This is an optimization exercise on Yosys and OpenROAD, whose aim is small area, a short achievable clock period and few clock cycles, not a production implementation.
In this exercise RTL edits were held to simulation tests only and were not proved equivalent to the original.
Power figures rest on the tool's default switching activity, not on a simulated workload.

===== config.mk =====
export PLATFORM = sky130hd
export DESIGN_NAME = AXIS_SA_WS
export DESIGN_NICKNAME = AXIS_SA_WS
export VERILOG_FILES = /design/flow/design.v
export SDC_FILE = /design/flow/constraint.sdc
export NUM_CORES = 8
export LEC_CHECK = 0
export CAP_MARGIN = 20
export CORE_MARGIN = 2
export CORE_UTILIZATION = 35
export SLEW_MARGIN = 20

===== constraint.sdc =====
create_clock -name core_clock -period 6.5 [get_ports {clk}]
set_input_delay 1.3000 -clock core_clock [delete_from_list [all_inputs] [get_ports {clk}]]
set_output_delay 1.3000 -clock core_clock [all_outputs]
set_load 0.01 [all_outputs]

===== design.v =====
`timescale 1ns / 1ps
module PE_Core #(
    parameter DATA_WIDTH = 8
)(
    input clk,
    input rst_n,
    input data_flow,             
    input load,                  
    input drain,                 
    input signed [DATA_WIDTH-1:0] left,      
    input signed [2*DATA_WIDTH-1:0] up,  
    output reg signed [DATA_WIDTH-1:0] right,     
    output reg signed [2*DATA_WIDTH-1:0] down
);
    reg signed [DATA_WIDTH-1:0] weight_reg; 
    reg signed [2*DATA_WIDTH-1:0] ps_reg;   
    reg drain_1d;
    wire drain_neg;
    wire signed [2*DATA_WIDTH-1:0] temp_result;
    wire signed [DATA_WIDTH-1:0] mult_input_b;
    assign mult_input_b = (data_flow) ? weight_reg : up[DATA_WIDTH-1:0];
    multiplier u_multiplier(
        .clk(clk),
        .CE(1'b1),
        .SCLR(!rst_n),
        .A(left),
        .B(mult_input_b),  
        .P(temp_result)
    );
    always@(posedge clk or negedge rst_n) begin
        if (!rst_n) begin
            drain_1d <= 0;
        end else begin
            drain_1d <= drain;
        end
    end
    assign drain_neg = drain_1d && !drain;
    always @(posedge clk or negedge rst_n) begin
        if (!rst_n) begin
            right      <= 0;
            down       <= 0;
            weight_reg <= 0;
            ps_reg     <= 0;
        end else begin
            right <= left;
            if (data_flow) begin
                if (load) begin
                    weight_reg <= up[DATA_WIDTH-1:0];
                    down       <= up;
                end else begin
                    down <= up + temp_result;
                end
            end else begin
                down <= up; 
                if (drain || drain_1d) begin
                    if(drain_1d)
                        down <= up; 
                    else
                        down <= ps_reg; 
                    if(drain_neg)      
                        ps_reg <= 0;
                    else
                        ps_reg <= ps_reg;
                end else begin
                    ps_reg <= ps_reg + temp_result;
                end
            end
        end
    end
endmodule
module multiplier
#(parameter DATA_WIDTH = 8)
(
    input clk,CE,SCLR,
    input signed [DATA_WIDTH-1:0] A,
    input signed [DATA_WIDTH-1:0] B,
    input signed [2*DATA_WIDTH-1:0] C,
    output reg   [2*DATA_WIDTH-1:0] P
);
    always@(posedge clk or posedge SCLR)
        begin
            if(SCLR)
                P<=0;
            else
            if(CE)
                P<=A*B;
            else
                P<=P;
        end
endmodule
`timescale 1ns / 1ps
module PE_Status_Controller #(
    parameter ROWS = 8,
    parameter COLS = 8
)(
    input clk,
    input rst_n,
    input en,             
    input data_flow,      
    output reg drain_out,  
    output reg valid_out       
);
    localparam S_IDLE      = 0;
    localparam S_COMPUTE   = 1;
    localparam S_WAIT_CALC = 2;  
    localparam S_DRAINING  = 3;  
    reg [2:0] state, next_state;
    reg [7:0] cnt;
    reg os_valid;  
    localparam OS_WAIT_CYCLES = COLS;
    localparam OS_OUTPUT_CYCLES = ROWS + COLS;
    always @(posedge clk or negedge rst_n) begin
        if (!rst_n) state <= S_IDLE;
        else        state <= next_state;
    end
    always @(*) begin
        next_state = state;
        case(state)
            S_IDLE: begin
                if(en) next_state = S_COMPUTE;
            end
            S_COMPUTE: begin
                if(!en) next_state = S_WAIT_CALC; 
            end
            S_WAIT_CALC: begin
                if(cnt == OS_WAIT_CYCLES - 1) next_state = S_DRAINING;
            end
            S_DRAINING: begin
                if(cnt == OS_OUTPUT_CYCLES - 1) next_state = S_IDLE;
            end
            default: next_state = S_IDLE;
        endcase
    end
    always @(posedge clk or negedge rst_n) begin
        if (!rst_n) begin
            cnt <= 0;
            drain_out <= 0;
            os_valid <= 0;
        end else begin
            case(next_state)
                S_IDLE, S_COMPUTE: begin
                    cnt <= 0;
                    drain_out <= 0;
                    os_valid <= 0;
                end
                S_WAIT_CALC: begin
                    cnt <= cnt + 1;
                    drain_out <= 0;
                    os_valid <= 0;
                end
                S_DRAINING: begin
                    cnt <= cnt + 1;
                    drain_out <= 1; 
                    os_valid <= 1;
                end
            endcase
        end
    end
    localparam WS_LATENCY = ROWS;  
    reg [WS_LATENCY-1:0] ws_valid_shift;
    always @(posedge clk or negedge rst_n) begin
        if(!rst_n) begin
            ws_valid_shift <= 0;
        end else begin
            ws_valid_shift <= {ws_valid_shift[WS_LATENCY-2:0], en};
        end
    end
    wire ws_valid = ws_valid_shift[WS_LATENCY-1];
    always @(posedge clk or negedge rst_n) begin
        if(!rst_n) begin
            valid_out <= 0;
        end else begin
            valid_out <= (data_flow) ? ws_valid : os_valid;
        end
    end
endmodule
`timescale 1ns / 1ps
module PE_Array #(
    parameter DATA_WIDTH = 8,
    parameter ROWS = 8,
    parameter COLS = 8
)(
    input clk,
    input rst_n,
    input en,             
    input data_flow,      
    input load,           
    input acc_en,         
    input signed [ROWS*DATA_WIDTH-1:0] A,
    input signed [COLS*DATA_WIDTH-1:0] B,
    input signed [COLS*2*DATA_WIDTH-1:0] C_acc,
    output valid,         
    output signed [COLS*2*DATA_WIDTH-1:0] C_out,  
    output signed [ROWS*DATA_WIDTH-1:0] A_pass_out
);
    wire signed [DATA_WIDTH-1:0] w_hor [0:ROWS-1][0:COLS];
    wire signed [2*DATA_WIDTH-1:0] w_ver [0:ROWS][0:COLS-1];    
    wire internal_drain; 
    reg [COLS*2*DATA_WIDTH-1:0] C_acc_1d;
    always@(posedge clk or negedge rst_n) begin
        if (!rst_n) begin
            C_acc_1d <= 0;
        end else begin
            C_acc_1d <= C_acc;
        end
    end
    PE_Status_Controller #(
        .ROWS(ROWS),
        .COLS(COLS)
    ) u_controller (
        .clk(clk),
        .rst_n(rst_n),
        .en(en),
        .data_flow(data_flow),
        .drain_out(internal_drain),  
        .valid_out(valid)            
    );
    genvar i, j;
    generate
        for (i = 0; i < ROWS; i = i + 1) begin : A_Input_Map
            assign w_hor[i][0] = A[((i+1)*DATA_WIDTH)-1 -: DATA_WIDTH];
        end
        for (j = 0; j < COLS; j = j + 1) begin : B_Input_Map
            wire signed [DATA_WIDTH-1:0] b_curr_col;
            assign b_curr_col = B[((j+1)*DATA_WIDTH)-1 -: DATA_WIDTH];
            wire signed [2*DATA_WIDTH-1:0] acc_curr_col;
            assign acc_curr_col = C_acc_1d[((j+1)*2*DATA_WIDTH)-1 -: 2*DATA_WIDTH];
            wire signed [2*DATA_WIDTH-1:0] b_extended;
            assign b_extended = {{DATA_WIDTH{b_curr_col[DATA_WIDTH-1]}}, b_curr_col};
            assign w_ver[0][j] = (data_flow && load) ? b_extended :    
                                 (!data_flow)        ? b_extended :    
                                 (acc_en)            ? acc_curr_col :  
                                                       {(2*DATA_WIDTH){1'b0}};  
        end
    endgenerate
    generate
        for (i = 0; i < ROWS; i = i + 1) begin : Row_Gen
            for (j = 0; j < COLS; j = j + 1) begin : Col_Gen
                PE_Core #(
                    .DATA_WIDTH(DATA_WIDTH)
                ) u_pe (
                    .clk(clk),
                    .rst_n(rst_n),
                    .data_flow(data_flow),
                    .load(load),
                    .drain(internal_drain), 
                    .left (w_hor[i][j]),       
                    .up   (w_ver[i][j]),       
                    .right(w_hor[i][j+1]),     
                    .down (w_ver[i+1][j])      
                );
            end
        end
    endgenerate
    generate
        for (j = 0; j < COLS; j = j + 1) begin : Final_Output_Map
            assign C_out[((j+1)*2*DATA_WIDTH)-1 -: 2*DATA_WIDTH] = w_ver[ROWS][j];
        end
        for (i = 0; i < ROWS; i = i + 1) begin : A_Pass_Map
            assign A_pass_out[((i+1)*DATA_WIDTH)-1 -: DATA_WIDTH] = w_hor[i][COLS];
        end
    endgenerate
endmodule
`timescale 1ns / 1ps
module AXIS_SA_WS #(
    parameter DW = 8,        
    parameter OW = 16,       
    parameter P  = 8,        
    parameter Q  = 8        
)(
    input  wire clk,
    input  wire rst_n,
    input  wire load_control,
    input  wire [DW-1:0] s_axis_i_tdata,
    input  wire          s_axis_i_tvalid,
    output reg           s_axis_i_tready,
    input  wire          s_axis_i_tlast,
    output reg  [OW-1:0] m_axis_o_tdata,
    output reg           m_axis_o_tvalid,
    input  wire          m_axis_o_tready,
    output reg           m_axis_o_tlast
);  
    localparam  S_IDLE = 0,
                S_LOAD_input = 1,
                S_LOAD_weight = 2,
                S_SET_weight = 3,
                S_COMPUTE = 4,
                S_WRITE  = 5;
    reg [2:0] state, next_state;
    reg signed [DW-1:0] input_matrix [0:P-1][0:Q-1];
    reg signed [DW-1:0] weight_matrix [0:P-1][0:Q-1];
    reg signed [OW-1:0] result_matrix [0:P-1][0:Q-1];
    reg[7:0] mi_i,lj_i;
    reg[7:0] ii, ij;
    reg[7:0] mi_w,lj_w;
    reg[7:0] wi, wj;
    wire in_beat = s_axis_i_tvalid && s_axis_i_tready;
    wire in_last = in_beat && s_axis_i_tlast;
    always @(posedge clk or negedge rst_n) begin
        if(!rst_n) begin
            ii <= 0;
            ij <= 0;
            wi <= 0;    
            wj <= 0;
            s_axis_i_tready <= 0;
            for (mi_i = 0; mi_i < P; mi_i = mi_i + 1)
                for (lj_i = 0; lj_i < Q; lj_i = lj_i + 1)
                    input_matrix[mi_i][lj_i] <= 0;
            for (mi_w = 0; mi_w < P; mi_w = mi_w + 1)
                for (lj_w = 0; lj_w < Q; lj_w = lj_w + 1)
                    weight_matrix[mi_w][lj_w] <= 0;
        end
        else begin        
            if((state == S_LOAD_input && !in_last) || (state == S_LOAD_weight && !in_last))
                s_axis_i_tready <= 1;
            else s_axis_i_tready <= 0;
            if(state == S_LOAD_input && in_beat) begin
                input_matrix[ii][ij] <= s_axis_i_tdata;
                if(ij == Q-1) begin
                    ij <= 0;
                    ii <= ii + 1;
                end
                else begin
                    ij <= ij + 1;
                end
            end
            else if(state == S_LOAD_weight && in_beat) begin
                weight_matrix[wi][wj] <= s_axis_i_tdata;
                if(wj == Q-1) begin
                    wj <= 0;
                    wi <= wi + 1;
                end
                else begin
                    wj <= wj + 1;
                end
            end
            if(in_last) begin
                ii <= 0;
                ij <= 0;
                wi <= 0;
                wj <= 0;
            end
        end
    end
    reg compute_en;
    wire read_valid;
    wire data_flow = 1;
    reg load;
    wire acc_en = 0;
    wire [Q*OW-1:0]C_acc = 0;
    wire signed [P*DW-1:0] I_bus;
    wire signed [Q*DW-1:0] W_bus;
    wire signed [Q*OW-1:0] R_bus;
    reg  signed [DW-1:0] I_row [0:P-1];
    reg  signed [DW-1:0] W_col [0:Q-1];
    wire signed [OW-1:0] R_col [0:Q-1];
    genvar gi;
    generate
        for (gi = 0; gi < P; gi = gi + 1) begin: GEN_I_BUS
            assign I_bus[(gi+1)*DW-1 -: DW] = I_row[gi];
        end
        for (gi = 0; gi < Q; gi = gi + 1) begin: GEN_W_BUS
            assign W_bus[(gi+1)*DW-1 -: DW] = W_col[gi];
        end
        for (gi = 0; gi < Q; gi = gi + 1) begin: GEN_R_BUS
            assign R_col[gi] = R_bus[(gi+1)*OW-1 -: OW];
        end
    endgenerate
    PE_Array #(
        .ROWS(P),
        .COLS(Q),
        .DATA_WIDTH(DW)
    ) U_TILE (
        .clk(clk),
        .rst_n(rst_n),
        .en(compute_en),
        .valid(read_valid),
        .data_flow(data_flow),
        .load(load),
        .acc_en(acc_en),
        .A(I_bus),
        .B(W_bus),
        .C_out(R_bus),
        .C_acc(C_acc)
    );
    reg [7:0] load_cnt;
    reg [7:0] tile_cnt;
    wire [7:0] latency = P + Q - 1;
    reg [7:0] mi,lj;
    always @(posedge clk or negedge rst_n) begin
        if (!rst_n) begin
            tile_cnt <= 0;
            load_cnt <= 0;
            compute_en <= 0;
            load <= 0;
            for (mi = 0; mi < P; mi = mi + 1) I_row[mi] <= 0;
            for (lj = 0; lj < Q; lj = lj + 1) W_col[lj] <= 0;
        end
        else begin
            if(state == S_SET_weight) begin
                if(load_cnt == 0) load <= 1;
                else if(load_cnt == P) load <= 0;
                if(load_cnt < P) load_cnt <= load_cnt + 1;
                else load_cnt <= 0;
                if(load_cnt < P) begin
                    for (lj = 0; lj < Q; lj = lj + 1) W_col[lj] <= weight_matrix[P - 1 - load_cnt][lj]; 
                end
                else begin
                    for (lj = 0; lj < Q; lj = lj + 1) W_col[lj] <= 0;
                end
            end
            else if(state == S_COMPUTE) begin
                if(tile_cnt == 0) compute_en <= 1;
                else if (tile_cnt == latency) compute_en <= 0;
                if(tile_cnt < latency) tile_cnt <= tile_cnt + 1;
                else tile_cnt <= tile_cnt;
                if(tile_cnt < latency) begin
                    for (mi = 0; mi < P; mi = mi + 1) begin
                        if (mi <= tile_cnt && tile_cnt - mi < P) I_row[mi] <= input_matrix[tile_cnt - mi][mi];
                        else I_row[mi] <= 0;
                    end
                end
                else begin
                    for (mi = 0; mi < P; mi = mi + 1) I_row[mi] <= 0;
                end
            end
            else begin
                tile_cnt <= 0;
                load_cnt <= 0;
                compute_en <= 0;
                load <= 0;
                for (mi = 0; mi < P; mi = mi + 1) I_row[mi] <= 0;
                for (lj = 0; lj < Q; lj = lj + 1) W_col[lj] <= 0;
            end
        end
    end   
    reg[7:0] mi_r,lj_r;
    reg[7:0] read_cnt;
    wire [7:0] read_latency = P + Q - 1;
    always @(posedge clk or negedge rst_n) begin
        if (!rst_n) begin
            for (mi_r = 0; mi_r < P; mi_r = mi_r + 1)
                for (lj_r = 0; lj_r < Q; lj_r = lj_r + 1)
                    result_matrix[mi_r][lj_r] <= 0;
            read_cnt <= 0;
        end
        else begin
            if(read_valid) begin
                if(read_cnt < read_latency) read_cnt <= read_cnt + 1;
                else read_cnt <= 0;
                if(read_cnt < read_latency)begin
                    for (lj_r = 0; lj_r < Q; lj_r = lj_r + 1) begin
                        if (lj_r <= read_cnt && read_cnt - lj_r < P) result_matrix[read_cnt - lj_r][lj_r] <= R_col[lj_r];
                    end
                end
            end
            else read_cnt <= 0;
        end
    end
    reg[7:0] crow, ccol;
    always @(posedge clk or negedge rst_n) begin
        if (!rst_n) begin
            m_axis_o_tvalid <= 0;
            m_axis_o_tlast  <= 0;
            m_axis_o_tdata  <= {OW{1'b0}};
            crow <= 0;
            ccol <= 0;
        end
        else begin
            if (state == S_WRITE) begin
                if (!m_axis_o_tvalid || m_axis_o_tready) begin
                    if (m_axis_o_tvalid && m_axis_o_tlast) begin
                        m_axis_o_tvalid <= 0;
                        m_axis_o_tlast  <= 0;
                    end
                    else begin
                        m_axis_o_tvalid <= 1;
                        m_axis_o_tdata  <= result_matrix[crow][ccol];
                        if (crow == P-1 && ccol == Q-1) begin
                            m_axis_o_tlast <= 1;
                            crow <= 0;
                            ccol <= 0;
                        end
                        else begin
                            m_axis_o_tlast <= 0;
                            if (ccol == Q-1) begin
                                ccol <= 0;
                                crow <= crow + 1;
                            end
                            else begin
                                ccol <= ccol + 1;
                            end
                        end
                    end
                end
            end
            else begin
                m_axis_o_tvalid <= 0;
                m_axis_o_tlast  <= 0;
                crow <= 0;
                ccol <= 0;
            end
        end
    end
    always @(posedge clk or negedge rst_n) begin
        if(!rst_n) state <= S_IDLE;
        else       state <= next_state;
    end
    always @(*) begin
        next_state = state;
        case(state)
            S_IDLE: next_state = S_LOAD_input;
            S_LOAD_input: begin
                if(in_last) begin
                    if(load_control) next_state = S_LOAD_weight;
                    else next_state = S_COMPUTE;
                end
            end
            S_LOAD_weight: begin
                if(in_last) begin
                    next_state = S_SET_weight;
                end
            end
            S_SET_weight: begin
                if (load_cnt == P) next_state = S_COMPUTE;
            end
            S_COMPUTE: begin
                if(read_cnt == read_latency) next_state = S_WRITE;
            end
            S_WRITE: begin
               if(m_axis_o_tvalid && m_axis_o_tready && m_axis_o_tlast) next_state = S_IDLE;
            end
            default: next_state = S_IDLE;
        endcase
    end  
endmodule

===== run.sh =====
#!/bin/bash
# synth_recipe.tcl (not shown) runs the flow's synth.tcl, then flattens the netlist and writes it again
# the make line also repeats each setting of config.mk as NAME=value (left out here)
make -C /OpenROAD-flow-scripts/flow DESIGN_CONFIG=/design/flow/config.mk WORK_HOME=/design/flow/orfs CLKGATE_MAP_FILE= SYNTH_SCRIPT=/design/flow/synth_recipe.tcl finish

### Power grid

Pins as bars on the die edge.
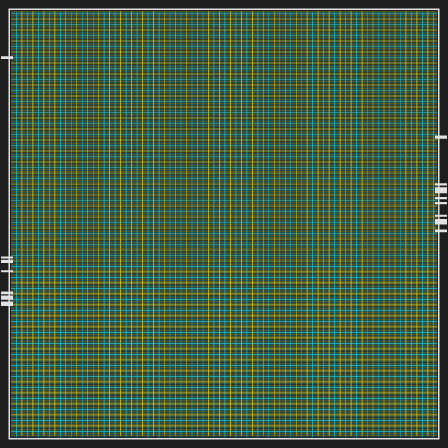
- yellow: VDD
- cyan: VSS
- signal pins: 33
- met5 straps: 77
- met1 rails: 388
- met4 straps: 77

### Critical path on the layout

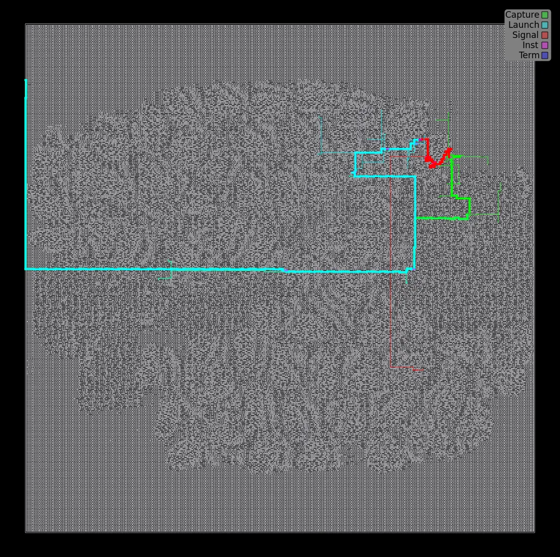
Fin Setup TNS: 0 ps
post-route core utilization: 0.386

### Clock network drawn from the DEF

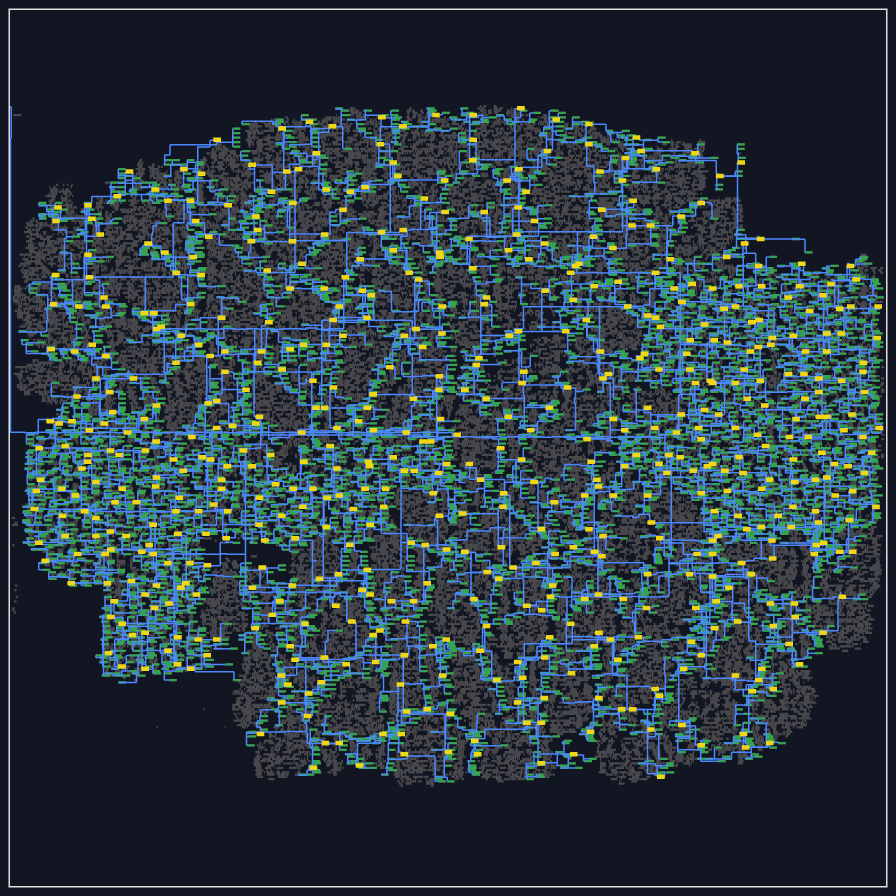
- blue: clock wires (length 78.7 mm)
- green: flip-flops (count 5,279)
- yellow: clock-net drivers (count 607)
- routed clock nets: 608
P_clk: 36.2 mW
clock share of power: 0.405

==> results by group <==
Timing
  • Final hold slack: roughly 340 ps
  • Setup ws final: 1120 ps
  • Min cycle time layout: 5380 ps

Worst setup path
  • Required @ worst endpoint: ~7500 ps
  • CP Launch Point: U_TILE.Row_Gen[7].Col_Gen[2].u_pe.right[3]
  • Reg-to-reg setup timing slack: 1120 ps

Cells and area
  • Multi-input logic area: 230,000 um^2
  • ANT cells: 51
  • Reg area: 132,000 um^2
  • Most common cell after layout, fill and taps aside: inv_1
  • Multi-input gate share of the layout cell area: 0.537
  • Non-clock buffers: ~360
  • Commonest cells after routing, fill and taps aside: inv_1 (6,319), dfrtp_1 (5,275), fa_1 (3,585), ha_1 (2,862), and2_1 (2,721)
  • Final Cell Area: roughly 430,000 um^2

Floorplanning
  • Die width: about 1100 um
  • Initial Util: 0.351
  • Tapcells: 14,800

Status
  • Status: finished clean

Pwr
  • Worst VDD drop: 216 uV
  • Gate power share: 0.177
  • Sw Share: 0.318
  • P_leak: 217 nW

Detailed routing
  • Metal3 WL: 73,100 um
  • Highest Signal Layer: met5

Yosys
  • Yosys top cell by area: dfrtp_1
  • Most frequent cell after synthesis: inv_1
  • Synth Flop Type: dfrtp_1

Job
  • Max-Cap Viols: 0

Placement
  • Inst Count DP: between 50,000 and 60,000
  • Area post-placement: approximately 400,000 um^2

Clock tree
  • CTS Hold Bufs: 0

Global route
  • First-pass GRT wire length: 1,730,000 um
Testbench counts, summed over its fixed seeds: cycles 40,447.

## re-timing with driven ports
Ports are ideal in the flow. The routed layout listed here was re-timed in OpenROAD. Step 1, drivers: a clkbuf_16 drives clk and a buf_2 each remaining input, both assumed. Step 2 also shifts input and output timing later by t, the mid clock arrival at the registers, as if the neighbouring blocks saw the same clock. Three values: no drivers, after step 1, after step 2; two values: the first two.
t, ns: 1.214
slack for setup (ns): 1.122 / 1.122 / 1.122
slew at the worst register clock pin (ns): 0.07 / 0.07
cell pins on the clock port's net: 1
After both steps this run still meets setup and hold. The setup slack of this run moves by 0.000 ns with the drivers and by 0.000 ns with both steps.
